Context: an optimization exercise on an open-source flow, tuned for a short achievable clock period and few clock cycles. The choices shown serve that exercise and are no tape-out recipe. Function was checked by simulation only, so behaviour that the tests miss may differ from the original. Power and IR drop assume default switching activity.

[design.v]
`timescale 1ns/1ps
module mux2 (
        input logic [31:0] d0, d1,
        input logic s,
        output logic [31:0] y
    );
    assign y = s ? d1: d0;
endmodule  
module mux3 (
       input logic [31:0] d0, d1, d2,
       input logic [1:0] s,
       output logic [31:0] y
   );
   always_comb begin
       unique case (s)
           2'b00: y = d0;
           2'b01: y = d1;
           2'b10: y = d2;
           default: y = 32'b0;
       endcase
   end
endmodule  
module mux5 (
    input logic [31:0] d0, d1, d2, d3, d4,
    input logic [2:0] s,
    output logic [31:0] y
    );
    always_comb begin
        unique case (s)
            3'b000: y = d0;
            3'b001: y = d1;
            3'b010: y = d2;
            3'b011: y = d3;
            3'b100: y = d4;
            default: y = 32'b0;
        endcase
    end
endmodule
module regfile (input logic clk, we3, reset,
                input logic [4:0] a1, a2, a3,
                input logic [31:0] wd3,
                output logic [31:0] rd1, rd2);
    (* preserve *) logic [31:0] rf[31:0];
    always_ff @(posedge clk) begin
        if (reset) begin
            integer i;
            for (i = 0; i < 32; i=i+1)
                rf[i] <= 32'b0;
        end else if (we3 && (a3 != 5'b0)) rf[a3] <= wd3;
    end
    always_comb begin
        if (we3 && (a3 == a1) && (a3 != 5'b0)) rd1 = wd3;  
        else if (a1 == 0) rd1 = 32'b0;  
        else rd1 = rf[a1];  
        if (we3 && (a3 == a2) && (a3 != 5'b0)) rd2 = wd3;
        else if (a2 == 0) rd2 = 32'b0;
        else rd2 = rf[a2];
    end
endmodule  
module ALU (input logic [31:0] d0, d1,
            input logic [3:0] s,
            output logic [31:0] y);
    always_comb begin
        unique case (s)
            4'b0000: y = d0 + d1;  
            4'b0001: y = d0 - d1;  
            4'b0111: y = d0 << d1[4:0];  
            4'b0101: y = ($signed(d0) < $signed(d1)) ? 32'b1 : 32'b0;  
            4'b0110: y = (d0 < d1) ? 32'b1 : 32'b0;  
            4'b0100: y = d0 ^ d1;  
            4'b1001: y = $signed(d0) >>> d1[4:0];  
            4'b1000: y = d0 >> d1[4:0];  
            4'b0011: y = d0 | d1;  
            4'b0010: y = d0 & d1;  
            default: y = 32'b0;
        endcase
    end
endmodule  
module branch_unit (input logic [31:0] SrcAE, SrcBE,
                    input logic [2:0] funct3E,
                    output logic branchTakenE
);
    logic eqE, ltE, ltuE;
    assign eqE = (SrcAE == SrcBE);
    assign ltE = $signed(SrcAE) < $signed(SrcBE);
    assign ltuE = $unsigned(SrcAE) < $unsigned(SrcBE);
    always_comb begin
        unique case (funct3E)
            3'b000: branchTakenE = eqE;  
            3'b001: branchTakenE = !eqE;  
            3'b100: branchTakenE = ltE;  
            3'b101: branchTakenE = !ltE;  
            3'b110: branchTakenE = ltuE;  
            3'b111: branchTakenE = !ltuE;  
            default: branchTakenE = 1'b0;
        endcase
    end
endmodule  
`timescale 1ns/1ps
module IFregister (input logic clk, en, reset,
                    input logic [31:0] d,
                    output logic [31:0] q);
    always_ff @(posedge clk)
        if (reset) begin
            q <= 32'b0;
        end
        else if (en) q <= d;
endmodule  
module IFIDregister (input logic clk, en, reset,
                    input logic [31:0] RD_instr, PCF, PCPlus4F,
                    output logic [31:0] InstrD, PCD, PCPlus4D);
    always_ff @(posedge clk)
        if (reset) begin
            InstrD <= 32'b0;
            PCD <= 32'b0;
            PCPlus4D <= 32'b0;
        end
        else if (en) begin
            InstrD <= RD_instr;
            PCD <= PCF;
            PCPlus4D <= PCPlus4F;
        end
endmodule  
module IDEXregister (input logic clk, en, reset,
                    input logic RegWriteD,
                    input logic [2:0] ResultSrcD,
                    input logic MemWriteD,
                    input logic JumpD,
                    input logic BranchD,
                    input logic [3:0] ALUControlD,
                    input logic ALUSrcD,
                    input logic SrcAsrcD,
                    input logic [2:0] funct3D,
                    input logic jumpRegD,
                    output logic RegWriteE,
                    output logic [2:0] ResultSrcE,
                    output logic MemWriteE,
                    output logic JumpE,
                    output logic BranchE,
                    output logic [3:0] ALUControlE,
                    output logic ALUSrcE,
                    output logic SrcAsrcE,
                    output logic [2:0] funct3E,
                    output logic jumpRegE,
                    input logic [31:0] RD1, RD2, PCD,
                    input logic [4:0] Rs1D, Rs2D, RdD,
                    input logic [31:0] ImmExtD,
                    input logic [31:0] PCPlus4D,
                    output logic [31:0] RD1E, RD2E, PCE,
                    output logic [4:0] Rs1E, Rs2E, RdE,
                    output logic [31:0] ImmExtE,
                    output logic [31:0] PCPlus4E
);
    always_ff @(posedge clk) begin
        if (reset) begin
            RegWriteE <= 1'b0;
            ResultSrcE <= 3'b0;
            MemWriteE <= 1'b0;
            JumpE <= 1'b0;
            BranchE <= 1'b0;
            ALUControlE <= 4'b0;
            ALUSrcE <= 1'b0;
            SrcAsrcE <= 1'b0;
            funct3E <= 3'b0;
            jumpRegE <= 1'b0;
            RD1E <= 32'b0;
            RD2E <= 32'b0;
            PCE <= 32'b0;
            Rs1E <= 5'b0;
            Rs2E <= 5'b0;
            RdE <= 5'b0;
            ImmExtE <= 32'b0;
            PCPlus4E <= 32'b0;
        end
        else if (en) begin
            RegWriteE <= RegWriteD;
            ResultSrcE <= ResultSrcD;
            MemWriteE <= MemWriteD;
            JumpE <= JumpD;
            BranchE <= BranchD;
            ALUControlE <= ALUControlD;
            ALUSrcE <= ALUSrcD;
            SrcAsrcE <= SrcAsrcD;
            funct3E <= funct3D;
            jumpRegE <= jumpRegD;
            RD1E <= RD1; RD2E <= RD2; PCE <= PCD;
            Rs1E <= Rs1D; Rs2E <= Rs2D; RdE <= RdD;
            ImmExtE <= ImmExtD;
            PCPlus4E <= PCPlus4D;
        end
    end   
endmodule
module EXMEMregister (input logic clk, en, reset,  
                    input logic RegWriteE,
                    input logic [2:0] ResultSrcE,
                    input logic MemWriteE,
                    input logic [2:0] funct3E,
                    output logic RegWriteM,
                    output logic [2:0] ResultSrcM,
                    output logic MemWriteM,
                    output logic [2:0] funct3M,
                    input logic [31:0] ALUResultE,
                    input logic [31:0] WriteDataE,
                    input logic [4:0] RdE,
                    input logic [31:0] ImmExtE,
                    input logic [31:0] PCPlus4E,
                    input logic [31:0] multiplier_resultE,
                    input logic [31:0] divider_resultE,
                    output logic [31:0] ALUResultM,
                    output logic [31:0] WriteDataM,
                    output logic [4:0] RdM,
                    output logic [31:0] ImmExtM,
                    output logic [31:0] PCPlus4M,
                    output logic [31:0] multiplier_resultM,
                    output logic [31:0] divider_resultM
);
    always_ff @(posedge clk) begin
        if (reset) begin
            RegWriteM <= 1'b0;
            ResultSrcM <= 3'b0;
            MemWriteM <= 1'b0;
            funct3M <= 3'b0;
            ALUResultM <= 32'b0;
            WriteDataM <= 32'b0;
            RdM <= 5'b0;
            ImmExtM <= 32'b0;
            PCPlus4M <= 32'b0;
            multiplier_resultM <= 32'b0;
            divider_resultM <= 32'b0;
        end
        else if (en) begin
            RegWriteM <= RegWriteE;
            ResultSrcM <= ResultSrcE;
            MemWriteM <= MemWriteE;
            funct3M <= funct3E;
            ALUResultM <= ALUResultE;
            WriteDataM <= WriteDataE;
            RdM <= RdE;
            ImmExtM <= ImmExtE;
            PCPlus4M <= PCPlus4E;
            multiplier_resultM <= multiplier_resultE;
            divider_resultM <= divider_resultE;
        end
    end  
endmodule
module MEMWBregister (input logic clk, en, reset,  
                    input logic RegWriteM,
                    input logic [2:0] ResultSrcM,
                    output logic RegWriteW,
                    output logic [2:0] ResultSrcW,
                    input logic [31:0] ALUResultM,
                    input logic [31:0] load_data,
                    input logic [4:0] RdM,
                    input logic [31:0] ImmExtM,
                    input logic [31:0] PCPlus4M,
                    input logic [31:0] multdiv_resultM,
                    output logic [31:0] ALUResultW,
                    output logic [31:0] ReadDataW,
                    output logic [4:0] RdW,
                    output logic [31:0] ImmExtW,
                    output logic [31:0] PCPlus4W,
                    output logic [31:0] multdiv_resultW
);
    always_ff @(posedge clk) begin
        if (reset) begin
            RegWriteW <= 1'b0;
            ResultSrcW <= 3'b0;
            ALUResultW <= 32'b0;
            ReadDataW <= 32'b0;
            RdW <= 5'b0;
            ImmExtW <= 32'b0;
            PCPlus4W <= 32'b0;
            multdiv_resultW <= 32'b0;
        end
        else if (en) begin
            RegWriteW <= RegWriteM;
            ResultSrcW <= ResultSrcM;
            ALUResultW <= ALUResultM;
            ReadDataW <= load_data;
            RdW <= RdM;
            ImmExtW <= ImmExtM;
            PCPlus4W <= PCPlus4M;
            multdiv_resultW <= multdiv_resultM;
        end
    end   
endmodule
`timescale 1ns/1ps
module extend (
    input  logic [24:0] instr_31_7,
    input  logic [2:0]  immsrc,
    output logic [31:0] immext
);
    always_comb begin
        unique case (immsrc)
            3'b000: immext = { {20{instr_31_7[24]}}, instr_31_7[24:13] };
            3'b001: immext = { {20{instr_31_7[24]}}, instr_31_7[24:18], instr_31_7[4:0] };
            3'b010: immext = { {20{instr_31_7[24]}}, instr_31_7[0], instr_31_7[23:18],
                               instr_31_7[4:1], 1'b0 };
            3'b011: immext = { {12{instr_31_7[24]}}, instr_31_7[12:5], instr_31_7[13],
                               instr_31_7[23:14], 1'b0 };
            3'b100: immext = { instr_31_7[24:5], 12'b0 };
            default: immext = 32'b0;  
        endcase
    end
endmodule
`timescale 1ns/1ps
module loadext (
    input logic [2:0] LoadTypeM,  
    input logic [31:0] RD_data,
    input logic [1:0] byteAddrM,
    output logic [31:0] load_data
);
    always_comb begin
        unique case (LoadTypeM)
            3'b000: 
            case (byteAddrM)  
                2'b00: load_data = {{24{RD_data[7]}}, RD_data[7:0]};
                2'b01: load_data = {{24{RD_data[15]}}, RD_data[15:8]};
                2'b10: load_data = {{24{RD_data[23]}}, RD_data[23:16]};
                2'b11: load_data = {{24{RD_data[31]}}, RD_data[31:24]};
                default: load_data = 31'b0;
            endcase
            3'b100: 
            case (byteAddrM)  
                2'b00: load_data = {24'b0, RD_data[7:0]};
                2'b01: load_data = {24'b0, RD_data[15:8]};
                2'b10: load_data = {24'b0, RD_data[23:16]};
                2'b11: load_data = {24'b0, RD_data[31:24]};
                default: load_data = 32'b0;
            endcase
            3'b001: load_data = (byteAddrM[1] ==  1'b0)
                                ? {{16{RD_data[15]}}, RD_data[15:0]}
                                : {{16{RD_data[31]}}, RD_data[31:16]};
            3'b101: load_data = (byteAddrM[1] == 1'b0)
                                ? {16'b0, RD_data[15:0]}
                                : {16'b0, RD_data[31:16]};
            3'b010: load_data = RD_data;  
            default: load_data = 3'b000;
        endcase
    end
endmodule
`timescale 1ns/1ps
module maindec (input logic [6:0] op,
                input logic funct7_b0,
                output logic [2:0] ResultSrcD,
                output logic MemWriteD,
                output logic BranchD,
                output logic ALUSrcD,
                output logic RegWriteD,
                output logic JumpD,
                output logic [2:0] ImmSrcD,
                output logic [1:0] ALUOp,
                output logic SrcAsrcD,
                output logic jumpRegD
    );
    always_comb begin
        unique case (op)
            7'b0000011: begin
                RegWriteD = 1'b1;
                ImmSrcD = 3'b000;
                ALUSrcD = 1'b1;
                MemWriteD = 1'b0;
                ResultSrcD = 3'b001;
                BranchD = 1'b0;
                ALUOp = 2'b00;
                JumpD = 1'b0;
                SrcAsrcD = 1'b0;
                jumpRegD = 1'b1;
            end  
            7'b0100011: begin
                RegWriteD = 1'b0;
                ImmSrcD = 3'b001;
                ALUSrcD = 1'b1;
                MemWriteD = 1'b1;
                ResultSrcD = 3'b000;
                BranchD = 1'b0;
                ALUOp = 2'b00;
                JumpD = 1'b0;
                SrcAsrcD = 1'b0;
                jumpRegD = 1'b1;
            end  
            7'b0110011: begin
                if (funct7_b0) begin  
                    RegWriteD = 1'b1;
                    ImmSrcD = 3'b000;
                    ALUSrcD = 1'b0;
                    MemWriteD = 1'b0;
                    ResultSrcD = 3'b100;
                    BranchD = 1'b0;
                    ALUOp = 2'b10;
                    JumpD = 1'b0;
                    SrcAsrcD = 1'b0;
                    jumpRegD = 1'b1;
                end
                else begin
                    RegWriteD = 1'b1;
                    ImmSrcD = 3'b000;
                    ALUSrcD = 1'b0;
                    MemWriteD = 1'b0;
                    ResultSrcD = 3'b000;
                    BranchD = 1'b0;
                    ALUOp = 2'b10;
                    JumpD = 1'b0;
                    SrcAsrcD = 1'b0;
                    jumpRegD = 1'b1;
                end
            end  
            7'b0010011: begin
                RegWriteD = 1'b1;
                ImmSrcD = 3'b000;
                ALUSrcD = 1'b1;
                MemWriteD = 1'b0;
                ResultSrcD = 3'b000;
                BranchD = 1'b0;
                ALUOp = 2'b10;
                JumpD = 1'b0;
                SrcAsrcD = 1'b0;
                jumpRegD = 1'b1;
            end  
            7'b1100011: begin
                RegWriteD = 1'b0;
                ImmSrcD = 3'b010;
                ALUSrcD = 1'b0;
                MemWriteD = 1'b0;
                ResultSrcD = 3'b000;
                BranchD = 1'b1;
                ALUOp = 2'b01;
                JumpD = 1'b0;
                SrcAsrcD = 1'b0;
                jumpRegD = 1'b1;
            end  
            7'b0110111: begin
                RegWriteD = 1'b1;
                ImmSrcD = 3'b100;
                ALUSrcD = 1'b1;
                MemWriteD = 1'b0;
                ResultSrcD = 3'b011;
                BranchD = 1'b0;
                ALUOp = 2'b00;
                JumpD = 1'b0;
                SrcAsrcD = 1'b0;
                jumpRegD = 1'b1;
            end  
            7'b0010111: begin
                RegWriteD = 1'b1;
                ImmSrcD = 3'b100;
                ALUSrcD = 1'b1;
                MemWriteD = 1'b0;
                ResultSrcD = 3'b000;
                BranchD = 1'b0;
                ALUOp = 2'b00;
                JumpD = 1'b0;
                SrcAsrcD = 1'b1;
                jumpRegD = 1'b1;
            end  
            7'b1101111: begin
                RegWriteD = 1'b1;
                ImmSrcD = 3'b011;
                ALUSrcD = 1'b0;
                MemWriteD = 1'b0;
                ResultSrcD = 3'b010;
                BranchD = 1'b0;
                ALUOp = 2'b00;
                JumpD = 1'b1;
                SrcAsrcD = 1'b1;
                jumpRegD = 1'b1;
            end  
            7'b1100111: begin
                RegWriteD = 1'b1;
                ImmSrcD = 3'b000;
                ALUSrcD = 1'b0;
                MemWriteD = 1'b0;
                ResultSrcD = 3'b010;
                BranchD = 1'b0;
                ALUOp = 2'b00;
                JumpD = 1'b1;
                SrcAsrcD = 1'b0;
                jumpRegD = 1'b0;
            end  
            default: begin
                RegWriteD = 1'b0;
                ImmSrcD = 3'b000;
                ALUSrcD = 1'b0;
                MemWriteD = 1'b0;
                ResultSrcD = 3'b000;
                BranchD = 1'b0;
                ALUOp = 2'b00;
                JumpD = 1'b0;
                SrcAsrcD = 1'b0;
                jumpRegD = 1'b0;
            end
        endcase
    end
endmodule
`timescale 1ns/1ps
module aludec (
    input logic opb5,  
    input logic [2:0] funct3,  
    input logic funct7b5,  
    input logic [1:0] ALUOp,
    output logic [3:0] ALUControl
);
    logic RtypeSub;
    assign RtypeSub = funct7b5 & opb5;  
    localparam [3:0]
        ADD = 4'b0000,
        SUB = 4'b0001,
        AND = 4'b0010,
        OR = 4'b0011,
        XOR = 4'b0100,
        SLT = 4'b0101,
        SLTU = 4'b0110,
        SLL = 4'b0111,
        SRL = 4'b1000,
        SRA = 4'b1001;
    always_comb begin
            unique case (ALUOp)
                2'b00: ALUControl = ADD;  
                2'b01: ALUControl = SUB;  
                default: begin
                    unique case (funct3)
                        3'b000: ALUControl = RtypeSub ? SUB : ADD;
                        3'b001: ALUControl = SLL;
                        3'b010: ALUControl = SLT;  
                        3'b011: ALUControl = SLTU;  
                        3'b100: ALUControl = XOR;
                        3'b101: ALUControl = funct7b5 ? SRA : SRL;  
                        3'b110: ALUControl = OR;  
                        3'b111: ALUControl = AND;  
                    endcase
                end
            endcase
        end
endmodule
`timescale 1ns/1ps
module controller (input logic [6:0] op,
                   input logic [2:0] funct3,
                   input logic [6:0] funct7,
                   output logic [2:0] ResultSrcD,
                   output logic RegWriteD,
                   output logic MemWriteD,
                   output logic JumpD,
                   output logic BranchD,
                   output logic ALUSrcD,
                   output logic [2:0] ImmSrcD,
                   output logic SrcAsrcD,
                   output logic [2:0] funct3D,
                   output logic jumpRegD,
                   output logic [3:0] ALUControlD
                   );
    logic [1:0] ALUOp;
    assign funct3D = funct3;
    maindec md(
        .op(op),
        .funct7_b0(funct7[0]),
        .ResultSrcD(ResultSrcD),
        .MemWriteD(MemWriteD),
        .BranchD(BranchD),
        .ALUSrcD(ALUSrcD),
        .RegWriteD(RegWriteD),
        .JumpD(JumpD),
        .ImmSrcD(ImmSrcD),
        .ALUOp(ALUOp),
        .SrcAsrcD(SrcAsrcD),
        .jumpRegD(jumpRegD)
    );
    aludec ad(
        .opb5(op[5]),
        .funct3(funct3),
        .funct7b5(funct7[5]),
        .ALUOp(ALUOp),
        .ALUControl(ALUControlD)
    );
endmodule
`timescale 1ns/1ps
module hazard (
                input logic [4:0] Rs1D, Rs2D,
                input logic [4:0] Rs1E, Rs2E, RdE,
                input logic PCSrcE, 
                input logic ResultSrcE_zero,
                input logic [4:0] RdM,
                input logic RegWriteM,
                input logic [4:0] RdW,
                input logic RegWriteW,
                input logic stalled,
                output logic StallF, StallD,
                output logic FlushD, FlushE,
                output logic [1:0] ForwardAE, ForwardBE
);
    logic lwStall;
    always_comb begin
        if ( ( (Rs1E == RdM) && RegWriteM ) && (Rs1E != 0) )
            ForwardAE = 2'b10;
        else if ( ((Rs1E == RdW) && RegWriteW) && (Rs1E != 0) )
            ForwardAE = 2'b01;
        else ForwardAE = 2'b00;
        if ( ( (Rs2E == RdM) && RegWriteM ) && (Rs2E != 0) )
            ForwardBE = 2'b10;
        else if ( ((Rs2E == RdW) && RegWriteW) && (Rs2E != 0) )
            ForwardBE = 2'b01;
        else ForwardBE = 2'b00;
    end
    assign lwStall = ResultSrcE_zero & ( (Rs1D == RdE) | (Rs2D == RdE) );
    assign StallF = lwStall | stalled;
    assign StallD = lwStall | stalled;
    assign FlushD = PCSrcE;
    assign FlushE = lwStall | PCSrcE;
endmodule
`timescale 1ns/1ps
module multiplier(
    input logic             clk,
    input logic             reset,
    input logic             ce,
    input logic  [2:0]      funct3,
    input logic  [31:0]     a, b,
    output logic [31:0]     result,
    output logic            stall
);
    typedef enum logic [1:0] { IDLE, S0, S1, S2} state_t;
    state_t state, next_state;
    logic [31:0] a_r, b_r;
    logic [1:0]  f_r;
    logic [63:0] product_r;
    logic signed [32:0] a_ext, b_ext;
    logic signed [65:0] product;
    always_ff @(posedge clk) begin
        if (reset) state <= IDLE;
        else state <= next_state;
    end
    always_comb begin
        next_state = state;
        stall = 0;
        unique case (state)
            IDLE: if (ce) begin
                next_state = S0;
                stall = 1;
            end
            S0: begin
                next_state = S1;
                stall = 1;
            end
            S1: begin
                next_state = S2;
                stall = 1;
            end
            S2: begin
                next_state = IDLE;
                stall = 0;
            end
        endcase
    end
    always_ff @(posedge clk) begin
        if (state == IDLE && ce) begin
            a_r <= a;
            b_r <= b;
            f_r <= funct3[1:0];
        end
    end
    assign a_ext = {(f_r != 2'b11) & a_r[31], a_r};
    assign b_ext = {(f_r[1] == 1'b0) & b_r[31], b_r};
    assign product = a_ext * b_ext;
    always_ff @(posedge clk) begin
        if (state == S1) product_r <= product[63:0];
    end
    always_comb begin
        unique case (funct3)
            3'b000: result = product_r[31:0];
            3'b001: result = product_r[63:32];
            3'b010: result = product_r[63:32];
            3'b011: result = product_r[63:32];
            default: result = 32'b0;
        endcase
    end
endmodule
`timescale 1ns/1ps
module divider (
    input logic clk,
    input logic reset,
    input logic [2:0] funct3,
    input logic ex_is_div,
    input logic [31:0] a,
    input logic [31:0] b,
    output logic stall,
    output logic [31:0] result
);
    typedef enum logic [1:0] { IDLE, BUSY, DONE } state_t;
    state_t state;
    logic [5:0]  count;
    logic [31:0] quot, rem, divisor;
    logic        neg_q, neg_r, by_zero;
    logic [31:0] a_r;
    logic [33:0] diff;
    logic is_signed;
    assign is_signed = (funct3 == 3'b100 || funct3 == 3'b110);
    assign diff = {1'b0, rem, quot[31]} - {2'b0, divisor};
    always_ff @(posedge clk) begin
        if (reset) begin
            state <= IDLE;
        end
        else begin
            unique case (state)
                IDLE: if (ex_is_div) begin
                    state   <= BUSY;
                    count   <= 6'd32;
                    a_r     <= a;
                    by_zero <= (b == 32'b0);
                    neg_q   <= is_signed & (a[31] ^ b[31]);
                    neg_r   <= is_signed & a[31];
                    quot    <= (is_signed & a[31]) ? -a : a;
                    divisor <= (is_signed & b[31]) ? -b : b;
                    rem     <= 32'b0;
                end
                BUSY: begin
                    if (!diff[33]) begin
                        rem  <= diff[31:0];
                        quot <= {quot[30:0], 1'b1};
                    end
                    else begin
                        rem  <= {rem[30:0], quot[31]};
                        quot <= {quot[30:0], 1'b0};
                    end
                    count <= count - 6'd1;
                    if (count == 6'd1) state <= DONE;
                end
                DONE: state <= IDLE;
                default: state <= IDLE;
            endcase
        end
    end
    always_comb begin
        unique case (state)
            IDLE:    stall = ex_is_div;
            BUSY:    stall = 1'b1;
            default: stall = 1'b0;
        endcase
    end
    logic [31:0] q_final, r_final;
    assign q_final = by_zero ? 32'hFFFF_FFFF : (neg_q ? -quot : quot);
    assign r_final = by_zero ? a_r : (neg_r ? -rem : rem);
    assign result = funct3[1] ? r_final : q_final;
endmodule
`timescale 1ns/1ps
module datapath (
    input logic         clk,
    input logic         reset,
    input logic         RegWriteD,
    input logic [2:0]   ResultSrcD,
    input logic         MemWriteD,
    input logic         JumpD,
    input logic         BranchD,
    input logic [3:0]   ALUControlD,
    input logic         ALUSrcD,
    input logic [2:0]   ImmSrcD,
    input logic         SrcAsrcD,
    input logic [2:0]   funct3D,
    input logic         jumpRegD,
    input logic         StallF,
    input logic         StallD,
    input logic         FlushD,
    input logic         FlushE,
    input logic [1:0]   ForwardAE,
    input logic [1:0]   ForwardBE,
    input logic [31:0]  RD_instr,
    input logic [31:0]  RD_data,
    output logic [31:0] PCF,
    output logic [31:0] ALUResultM,
    output logic [31:0] WriteDataM,
    output logic [3:0]  byteEnable,
    output logic        MemWriteM,
    output logic [6:0]  opcode,
    output logic [2:0]  funct3,
    output logic [6:0]  funct7,
    output logic [4:0]  Rs1D, Rs2D,
    output logic [4:0]  Rs1E, Rs2E,
    output logic [4:0]  RdE,
    output logic        PCSrcE,
    output logic        ResultSrcE_zero,
    output logic        RegWriteM,
    output logic        RegWriteW,
    output logic [4:0]  RdM,
    output logic [4:0]  RdW,
    output logic        stalled
);
    logic [31:0] PCPlus4F, PCTargetE, PCF_new;
    mux2 pcmux(
        .d0(PCPlus4F),
        .d1(PCTargetE),
        .s(PCSrcE),
        .y(PCF_new)
    );
    IFregister ifreg(
        .clk(clk),
        .en(~StallF),
        .reset(reset),
        .d(PCF_new),
        .q(PCF)
    );
    logic [31:0] PCD, PCPlus4D;
    logic [31:0] RD1, RD2;
    logic [31:0] ResultW;
    logic [31:0] ImmExtD;
    logic [4:0] RdD;
    logic [31:0] InstrD;
    assign Rs1D = InstrD[19:15];
    assign Rs2D = InstrD[24:20];
    assign RdD = InstrD[11:7];
    assign opcode = InstrD[6:0];
    assign funct3 = InstrD[14:12];
    assign funct7 = InstrD[31:25];
    assign PCPlus4F = PCF + 32'd4;
    IFIDregister ifidreg(
        .clk(clk),
        .reset(FlushD | reset),
        .en(~StallD),
        .RD_instr(RD_instr),
        .PCF(PCF),
        .PCPlus4F(PCPlus4F),
        .InstrD(InstrD),
        .PCD(PCD),
        .PCPlus4D(PCPlus4D)
    );
    regfile rf(
        .clk(clk),
        .we3(RegWriteW),
        .reset(reset),
        .a1(Rs1D),
        .a2(Rs2D),
        .a3(RdW),
        .wd3(ResultW),
        .rd1(RD1),
        .rd2(RD2)
    );
    extend ext(
        .instr_31_7(InstrD[31:7]),
        .immsrc(ImmSrcD),
        .immext(ImmExtD)
    );
    logic [31:0] RD1E, RD2E, PCE;
    logic [31:0] ImmExtE;
    logic [31:0] PCPlus4E;
    logic [31:0] SrcAE, SrcBE;
    logic [31:0] WriteDataE;
    (* keep = "true" *) logic [31:0] ALUResultE;
    logic SrcAsrcE, ALUSrcE;
    logic RegWriteE;
    logic [2:0] ResultSrcE;
    logic MemWriteE, JumpE, BranchE;
    logic [3:0] ALUControlE;
    logic [2:0] funct3E;
    logic branchTakenE;
    logic jumpRegE;
    IDEXregister idexreg(
        .clk(clk),
        .en(~stalled),
        .reset(FlushE | reset),
        .RegWriteD(RegWriteD),
        .ResultSrcD(ResultSrcD),
        .MemWriteD(MemWriteD),
        .JumpD(JumpD),
        .BranchD(BranchD),
        .ALUControlD(ALUControlD),
        .ALUSrcD(ALUSrcD),
        .SrcAsrcD(SrcAsrcD),
        .funct3D(funct3D),
        .jumpRegD(jumpRegD),
        .RegWriteE(RegWriteE),
        .ResultSrcE(ResultSrcE),
        .MemWriteE(MemWriteE),
        .JumpE(JumpE),
        .BranchE(BranchE),
        .ALUControlE(ALUControlE),
        .ALUSrcE(ALUSrcE),
        .SrcAsrcE(SrcAsrcE),
        .funct3E(funct3E),
        .jumpRegE(jumpRegE),
        .RD1(RD1),
        .RD2(RD2),
        .PCD(PCD),
        .Rs1D(Rs1D),
        .Rs2D(Rs2D),
        .RdD(RdD),
        .ImmExtD(ImmExtD),
        .PCPlus4D(PCPlus4D),
        .RD1E(RD1E), .RD2E(RD2E), .PCE(PCE),
        .Rs1E(Rs1E), .Rs2E(Rs2E), .RdE(RdE),
        .ImmExtE(ImmExtE),
        .PCPlus4E(PCPlus4E)
    );
    assign PCSrcE = (BranchE & branchTakenE) | JumpE;
    assign ResultSrcE_zero = ResultSrcE[0];
    logic [31:0] SrcAE_input1;
    mux3 SrcAE_input1mux(
        .d0(RD1E),
        .d1(ResultW),
        .d2(ALUResultM),
        .s(ForwardAE),
        .y(SrcAE_input1)
    );
    mux2 SrcAEmux(
        .d0(SrcAE_input1),
        .d1(PCE),
        .s(SrcAsrcE),
        .y(SrcAE)
    );
    mux3 WriteDataEmux(
        .d0(RD2E),
        .d1(ResultW),
        .d2(ALUResultM),
        .s(ForwardBE),
        .y(WriteDataE)
    );
    mux2 SrcBEmux(
        .d0(WriteDataE),
        .d1(ImmExtE),
        .s(ALUSrcE),
        .y(SrcBE)
    );
    branch_unit bu(
        .SrcAE(SrcAE), .SrcBE(SrcBE),
        .funct3E(funct3E),
        .branchTakenE(branchTakenE)
    );
    logic [31:0] adder_base;
    assign adder_base = jumpRegE ? PCE : SrcAE_input1;
    assign PCTargetE = adder_base + ImmExtE;
    ALU alu(
        .d0(SrcAE),
        .d1(SrcBE),
        .s(ALUControlE),
        .y(ALUResultE)
    );
    logic [31:0] multiplier_resultE, divider_resultE;
    logic        ex_is_muldiv;
    logic        ex_mul, ex_div;
    logic        mul_stall, div_stall;
    assign ex_is_muldiv = ResultSrcE[2];
    assign ex_div = ex_is_muldiv ? funct3E[2] : 0;
    assign ex_mul = ex_is_muldiv ? !funct3E[2] : 0;
    assign stalled = mul_stall | div_stall;
    multiplier multiplier (
       .clk(clk),
       .ce(ex_mul),
       .reset(reset),
       .funct3(funct3E),
       .a(SrcAE),
       .b(SrcBE),
       .stall(mul_stall),
       .result(multiplier_resultE)
   );
   divider divider (
        .clk(clk),
        .ex_is_div(ex_div),
        .reset(reset),
        .funct3(funct3E),
        .a(SrcAE),
        .b(SrcBE),
        .stall(div_stall),
        .result(divider_resultE)
   );
    logic [31:0]    PCPlus4M;
    logic [2:0]     funct3M;
    logic [2:0]     ResultSrcM;
    logic [1:0]     byteAddrM;
    logic [31:0]    load_data;
    logic [31:0]    ImmExtM;
    logic [31:0]    multiplier_resultM;
    logic [31:0]    divider_resultM;
    logic [31:0]    multdiv_resultM;
    assign byteAddrM = ALUResultM[1:0];
    assign multdiv_resultM = funct3M[2] ? divider_resultM : multiplier_resultM;
    EXMEMregister exmemreg(
        .clk(clk),
        .en(~stalled),
        .reset(reset),
        .RegWriteE(RegWriteE),
        .ResultSrcE(ResultSrcE),
        .MemWriteE(MemWriteE),
        .funct3E(funct3E),
        .RegWriteM(RegWriteM),
        .ResultSrcM(ResultSrcM),
        .MemWriteM(MemWriteM),
        .funct3M(funct3M),
        .ALUResultE(ex_is_muldiv ? (funct3E[2] ? divider_resultE : multiplier_resultE) : ALUResultE),
        .WriteDataE(funct3E[1] ? WriteDataE : (funct3E[0] ? {2{WriteDataE[15:0]}} : {4{WriteDataE[7:0]}})),
        .RdE(RdE),
        .ImmExtE(ImmExtE),
        .PCPlus4E(PCPlus4E),
        .multiplier_resultE(multiplier_resultE),
        .divider_resultE(divider_resultE),
        .ALUResultM(ALUResultM),  
        .WriteDataM(WriteDataM),
        .RdM(RdM),
        .ImmExtM(ImmExtM),
        .PCPlus4M(PCPlus4M),
        .multiplier_resultM(multiplier_resultM),
        .divider_resultM(divider_resultM)
    );
    always_comb begin
        unique case (funct3M)  
            3'b000: unique case (byteAddrM)
                2'b00: byteEnable = 4'b0001;  
                2'b01: byteEnable = 4'b0010;  
                2'b10: byteEnable = 4'b0100;  
                2'b11: byteEnable = 4'b1000;  
            endcase
            3'b001: byteEnable = (byteAddrM[1] == 0)  
                                    ? 4'b0011  
                                    : 4'b1100;  
            3'b010: byteEnable = 4'b1111;
            default: byteEnable = 4'b0;
        endcase
    end
    loadext loadext(
        .LoadTypeM(funct3M),
        .RD_data(RD_data),
        .byteAddrM(byteAddrM),
        .load_data(load_data)
    );
    logic [31:0] ALUResultW;
    logic [31:0] ReadDataW;
    logic [31:0] PCPlus4W;
    logic [31:0] ImmExtW;
    logic [2:0] ResultSrcW;
    logic [31:0] multdiv_resultW;
    MEMWBregister wbreg(
        .clk(clk),
        .en(~stalled),
        .reset(reset),
        .RegWriteM(RegWriteM),
        .ResultSrcM(ResultSrcM),
        .RegWriteW(RegWriteW),
        .ResultSrcW(ResultSrcW),
        .ALUResultM(ALUResultM),
        .load_data(load_data),
        .RdM(RdM),
        .ImmExtM(ImmExtM),
        .PCPlus4M(PCPlus4M),
        .multdiv_resultM(multdiv_resultM),
        .ALUResultW(ALUResultW),
        .ReadDataW(ReadDataW),
        .RdW(RdW),
        .ImmExtW(ImmExtW),
        .PCPlus4W(PCPlus4W),
        .multdiv_resultW(multdiv_resultW)
    );
    mux5 ResultWmux(
        .d0(ALUResultW),
        .d1(ReadDataW),
        .d2(PCPlus4W),
        .d3(ImmExtW),
        .d4(multdiv_resultW),
        .s(ResultSrcW),
        .y(ResultW)
    );
endmodule
`timescale 1ns/1ps
module riscv (
    input logic             clk,
    input logic             reset,
    input logic [31:0]      RD_instr,
    input logic [31:0]      RD_data,
    output logic [31:0]     PCF,
    output logic [31:0]     ALUResultM,
    output logic [31:0]     WriteDataM,
    output logic            MemWriteM,
    output logic [3:0]      byteEnable
    );
    logic           RegWriteD;
    logic [2:0]     ResultSrcD;
    logic           MemWriteD;
    logic           JumpD;
    logic           BranchD;
    logic [3:0]     ALUControlD;
    logic           ALUSrcD;
    logic [2:0]     ImmSrcD;
    logic           SrcAsrcD;
    logic ResultSrcE_zero;
    logic StallD, StallF;
    logic FlushD, FlushE;
    logic [1:0] ForwardAE, ForwardBE;
    logic PCSrcE;
    logic [4:0] Rs1D, Rs2D;
    logic [2:0] funct3D;
    logic [4:0] Rs1E, Rs2E, RdE;
    logic [4:0] RdM, RdW;
    logic RegWriteM, RegWriteW;
    logic stalled;
    logic [6:0] opcode;
    logic [2:0] funct3;
    logic [6:0] funct7;
    logic jumpRegD;
    controller controller (
        .op(opcode),
        .funct3(funct3),
        .funct7(funct7),
        .ResultSrcD(ResultSrcD),
        .RegWriteD(RegWriteD),
        .MemWriteD(MemWriteD),
        .JumpD(JumpD),
        .BranchD(BranchD),
        .ALUSrcD(ALUSrcD),
        .ImmSrcD(ImmSrcD),
        .SrcAsrcD(SrcAsrcD),
        .funct3D(funct3D),
        .jumpRegD(jumpRegD),
        .ALUControlD(ALUControlD)
    );
    datapath datapath (
        .clk(clk),
        .reset(reset),
        .RegWriteD(RegWriteD),
        .ResultSrcD(ResultSrcD),
        .MemWriteD(MemWriteD),
        .JumpD(JumpD),
        .BranchD(BranchD),
        .ALUControlD(ALUControlD),
        .ALUSrcD(ALUSrcD),
        .ImmSrcD(ImmSrcD),
        .SrcAsrcD(SrcAsrcD),
        .funct3D(funct3D),
        .jumpRegD(jumpRegD),
        .StallF(StallF),
        .StallD(StallD),
        .FlushD(FlushD),
        .FlushE(FlushE),
        .ForwardAE(ForwardAE),
        .ForwardBE(ForwardBE),
        .RD_instr(RD_instr),
        .RD_data(RD_data),
        .PCF(PCF),
        .ALUResultM(ALUResultM),
        .WriteDataM(WriteDataM),
		.MemWriteM(MemWriteM),
        .opcode(opcode),
        .funct3(funct3),
        .funct7(funct7),
        .byteEnable(byteEnable),
        .Rs1D(Rs1D),
        .Rs2D(Rs2D),
        .Rs1E(Rs1E),
        .Rs2E(Rs2E),
        .RdE(RdE),
        .PCSrcE(PCSrcE),
        .ResultSrcE_zero(ResultSrcE_zero),
        .RegWriteM(RegWriteM),
        .RegWriteW(RegWriteW),
        .RdM(RdM),
        .RdW(RdW),
        .stalled(stalled)
    );
    hazard hazard_unit (
        .Rs1D(Rs1D), .Rs2D(Rs2D),
        .Rs1E(Rs1E), .Rs2E(Rs2E), .RdE(RdE),
        .PCSrcE(PCSrcE),
        .ResultSrcE_zero(ResultSrcE_zero),
        .RdM(RdM),
        .RegWriteM(RegWriteM),
        .RdW(RdW),
        .RegWriteW(RegWriteW),
        .stalled(stalled),
        .StallF(StallF),
        .StallD(StallD), 
        .FlushD(FlushD),
        .FlushE(FlushE),
        .ForwardAE(ForwardAE),
        .ForwardBE(ForwardBE)
    );
endmodule
[run.sh]
#!/bin/bash
# synth_recipe.tcl (not shown) runs the flow's synth.tcl, then flattens the netlist and writes it again
# the make line also repeats each setting of config.mk as NAME=value (left out here)
make -C /OpenROAD-flow-scripts/flow DESIGN_CONFIG=/design/flow/config.mk WORK_HOME=/design/flow/orfs CLKGATE_MAP_FILE= SYNTH_SCRIPT=/design/flow/synth_recipe.tcl finish
[config.mk]
export PLATFORM = sky130hd
export DESIGN_NAME = riscv
export DESIGN_NICKNAME = riscv
export VERILOG_FILES = /design/flow/design.v
export SDC_FILE = /design/flow/constraint.sdc
export NUM_CORES = 4
export LEC_CHECK = 0
export CAP_MARGIN = 20
export CORE_MARGIN = 2
export CORE_UTILIZATION = 40
export PLACE_DENSITY = 0.6
export SLEW_MARGIN = 20
[constraint.sdc]
create_clock -name core_clock -period 10.0 [get_ports {clk}]
set_input_delay 2.0000 -clock core_clock [delete_from_list [all_inputs] [get_ports {clk}]]
set_output_delay 2.0000 -clock core_clock [all_outputs]
set_load 0.01 [all_outputs]
==> metrics.md <==
| Metric | Value |
|---|---|
| Critical Path Slowest Stage Cell | edfxtp_1 |
| Crit-path max FO | 21 |
| Vias in the first global route | 111000 |
| Top Usage Layer GRT | met2 |
| Status | finished clean |
| Switch share | 31.7% |
| Die X | 605 um |
| WL met3 | 56700 um |
| Commonest non-fill, non-tap cell in the layout | nand2_1 |
| HP Class | flop to flop |
| Combinational power | 4910 uW |
| Reg2reg start | datapath.multiplier.b_r[6] |
| Syn Area/Cell | 10.3 um2 |
| Comb power frac | 21.6% |
| Setup TNS | 0 ns |
| Global Route met2 Usage | 47.5% |
| Metal1 wirelength | 207000 um |
| Fin cells | 18800 |
| Clock buffer depth | 4 |
| DRT Pass-1 Iters | 7 |
| Crit path max-delay family | adder cells |
| Hold Path Sink | datapath.exmemreg.PCPlus4M[10] |
| Worst VDD drop | 151 uV |
| DR WL/cell | 29.8 um |
| Top pwr grp | sequential cells |
| Drt drc | 0 |
| Post-CTS Setup Repair Bufs | 0 |
| IO Port Bufs | 166 |
| Via count | 112000 |
| GPL Wtd Cong | 1.05 |
| M1 GR Usage | 38.0% |
| Largest register by flop count | datapath.rf.rf |
Testbench counts, summed over its fixed seeds: cycles 156,776.
## per-stage QoR
step,instance area (um2),total power [uW]
4_1_cts,160000,22500
6_report,160000,22700
3_3_place_gp,153000,14400
3_5_place_dp,153000,14400
5_1_grt,160000,23200
2_1_floorplan,145000,12200
## final cells by class
class | count | area [um2]
fillers | 33900 | 199000
multi-input cells | 9703 | 83600
flip-flops and latches | 1995 | 52900
clock buffers | 289 | 6010
well taps | 4773 | 5970
repair buffers | 618 | 5330
inverters | 1290 | 4850
clock inverters | 108 | 1060
diodes | 15 | 37.5
## how the worst max path moves through the flow
stage | slack [ns] | depth (start not counted) | startpoint | endpoint
after global routing | 0.22 | 26 | datapath.multiplier.b_r[6] | datapath.multiplier.product_r[61]
after CTS | 0.58 | 26 | datapath.multiplier.b_r[6] | datapath.multiplier.product_r[61]
after floorplan | 0.53 | 3 | reset | datapath.divider.a_r[0]
after detailed placement | 0.58 | 26 | datapath.multiplier.b_r[6] | datapath.multiplier.product_r[61]
final | 0.68 | 26 | datapath.multiplier.b_r[6] | datapath.multiplier.product_r[61]
after global placement | 0.66 | 26 | datapath.multiplier.b_r[6] | datapath.multiplier.product_r[61]
### Clock nets

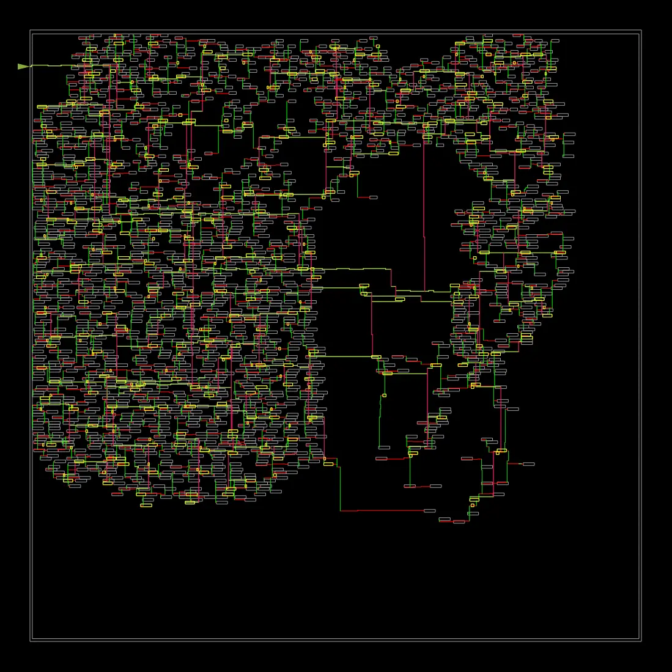
Clock Skews: 0.108 ns
clock buffer count: 289

### Zoomed window

Region (139, 441) to (164, 466) um. Cells in gray, sequential cells in the stronger gray; small squares are vias.
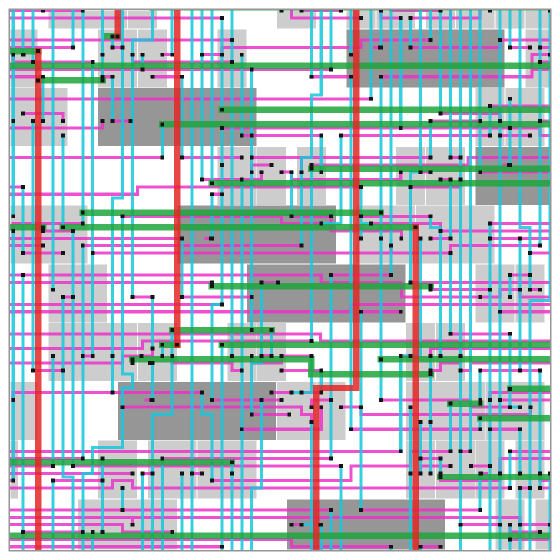
| color | layer |
|---|---|
| red | M4 |
| green | M3 |
| magenta | M1 |
| cyan | M2 |
netlist names of flops here include: datapath.idexreg.PCE (3)
sequential cells in the window: 6
cells with their middle in the window: 43
most frequent: nand2_1 (18), a21oi_1 (6), dfxtp_1 (6)

### Clock network drawn from the DEF

Drawn at 1 px/um.
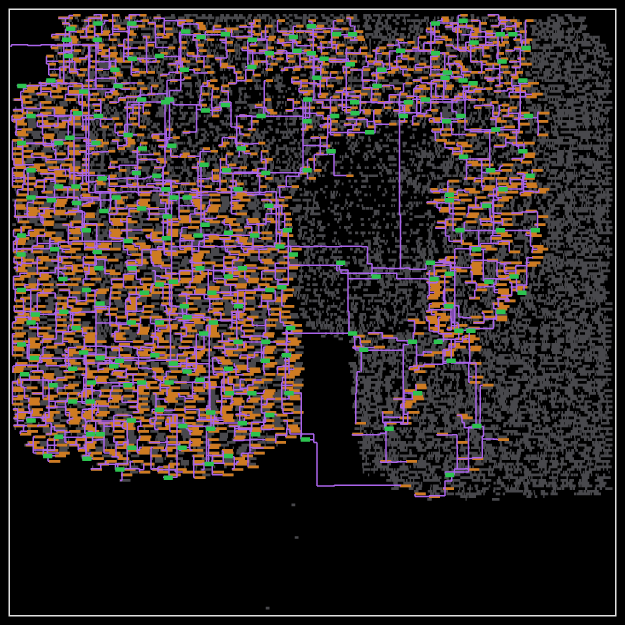
[orange] flip-flops | count: 1995
[green] clock-net drivers | count: 220
[purple] clock wires | length: 27.1 mm
flops lie: widely spread
routed clock nets: 221

### Cells colored by class

Drawn at 1 px/um.
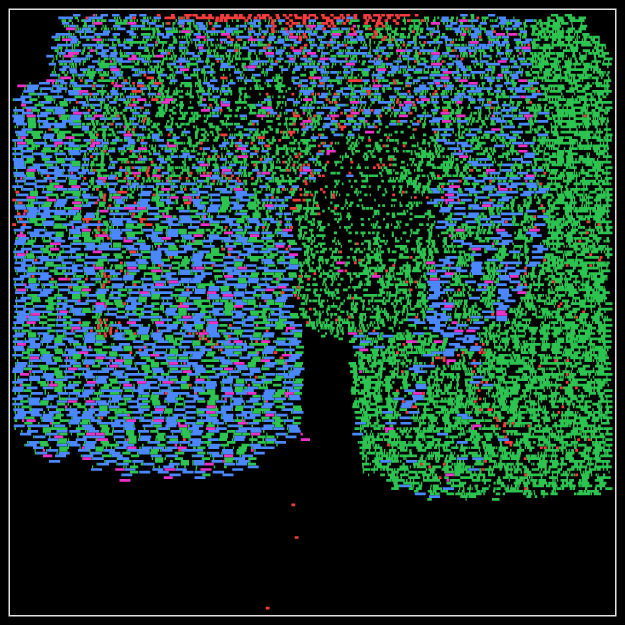
| color | class | cells | share of their area |
|---|---|---|---|
| green | remaining logic cells | 10993 | 58% |
| red | remaining buffers and delay cells | 618 | 3.5% |
| magenta | clock drivers and dummy loads | 397 | 4.6% |
| blue | registers | 1995 | 34% |
sequential share of cell area: 33.1%
final core utilization: 44.5%
Rows: 220

## separate check: timing with driven ports
How much do the figures lean on ideal ports? The routed layout below was timed once more, with nothing changed but the port constraints. Step 1 (the two cells are an assumption about what drives the block):
set clk [get_ports {clk}]
set_driving_cell -lib_cell sky130_fd_sc_hd__clkbuf_16 $clk
set_driving_cell -lib_cell sky130_fd_sc_hd__buf_2 [delete_from_list [all_inputs] $clk]
Step 2 also shifts input and output timing later by t, the mid clock arrival at the registers, as if the neighbouring blocks saw the same clock. Three values: no drivers, after step 1, after step 2; two values: the first two.
t (ns): 0.981
slack for setup (ns): 0.679 / 0.679 / 0.679
latest minus earliest clock arrival (ns): 0.116 / 0.116
slew at the worst register clock pin (ns): 0.07 / 0.07
After both steps this run still meets setup and hold. The setup slack of this run moves by 0.000 ns with the drivers and by 0.000 ns with both steps.
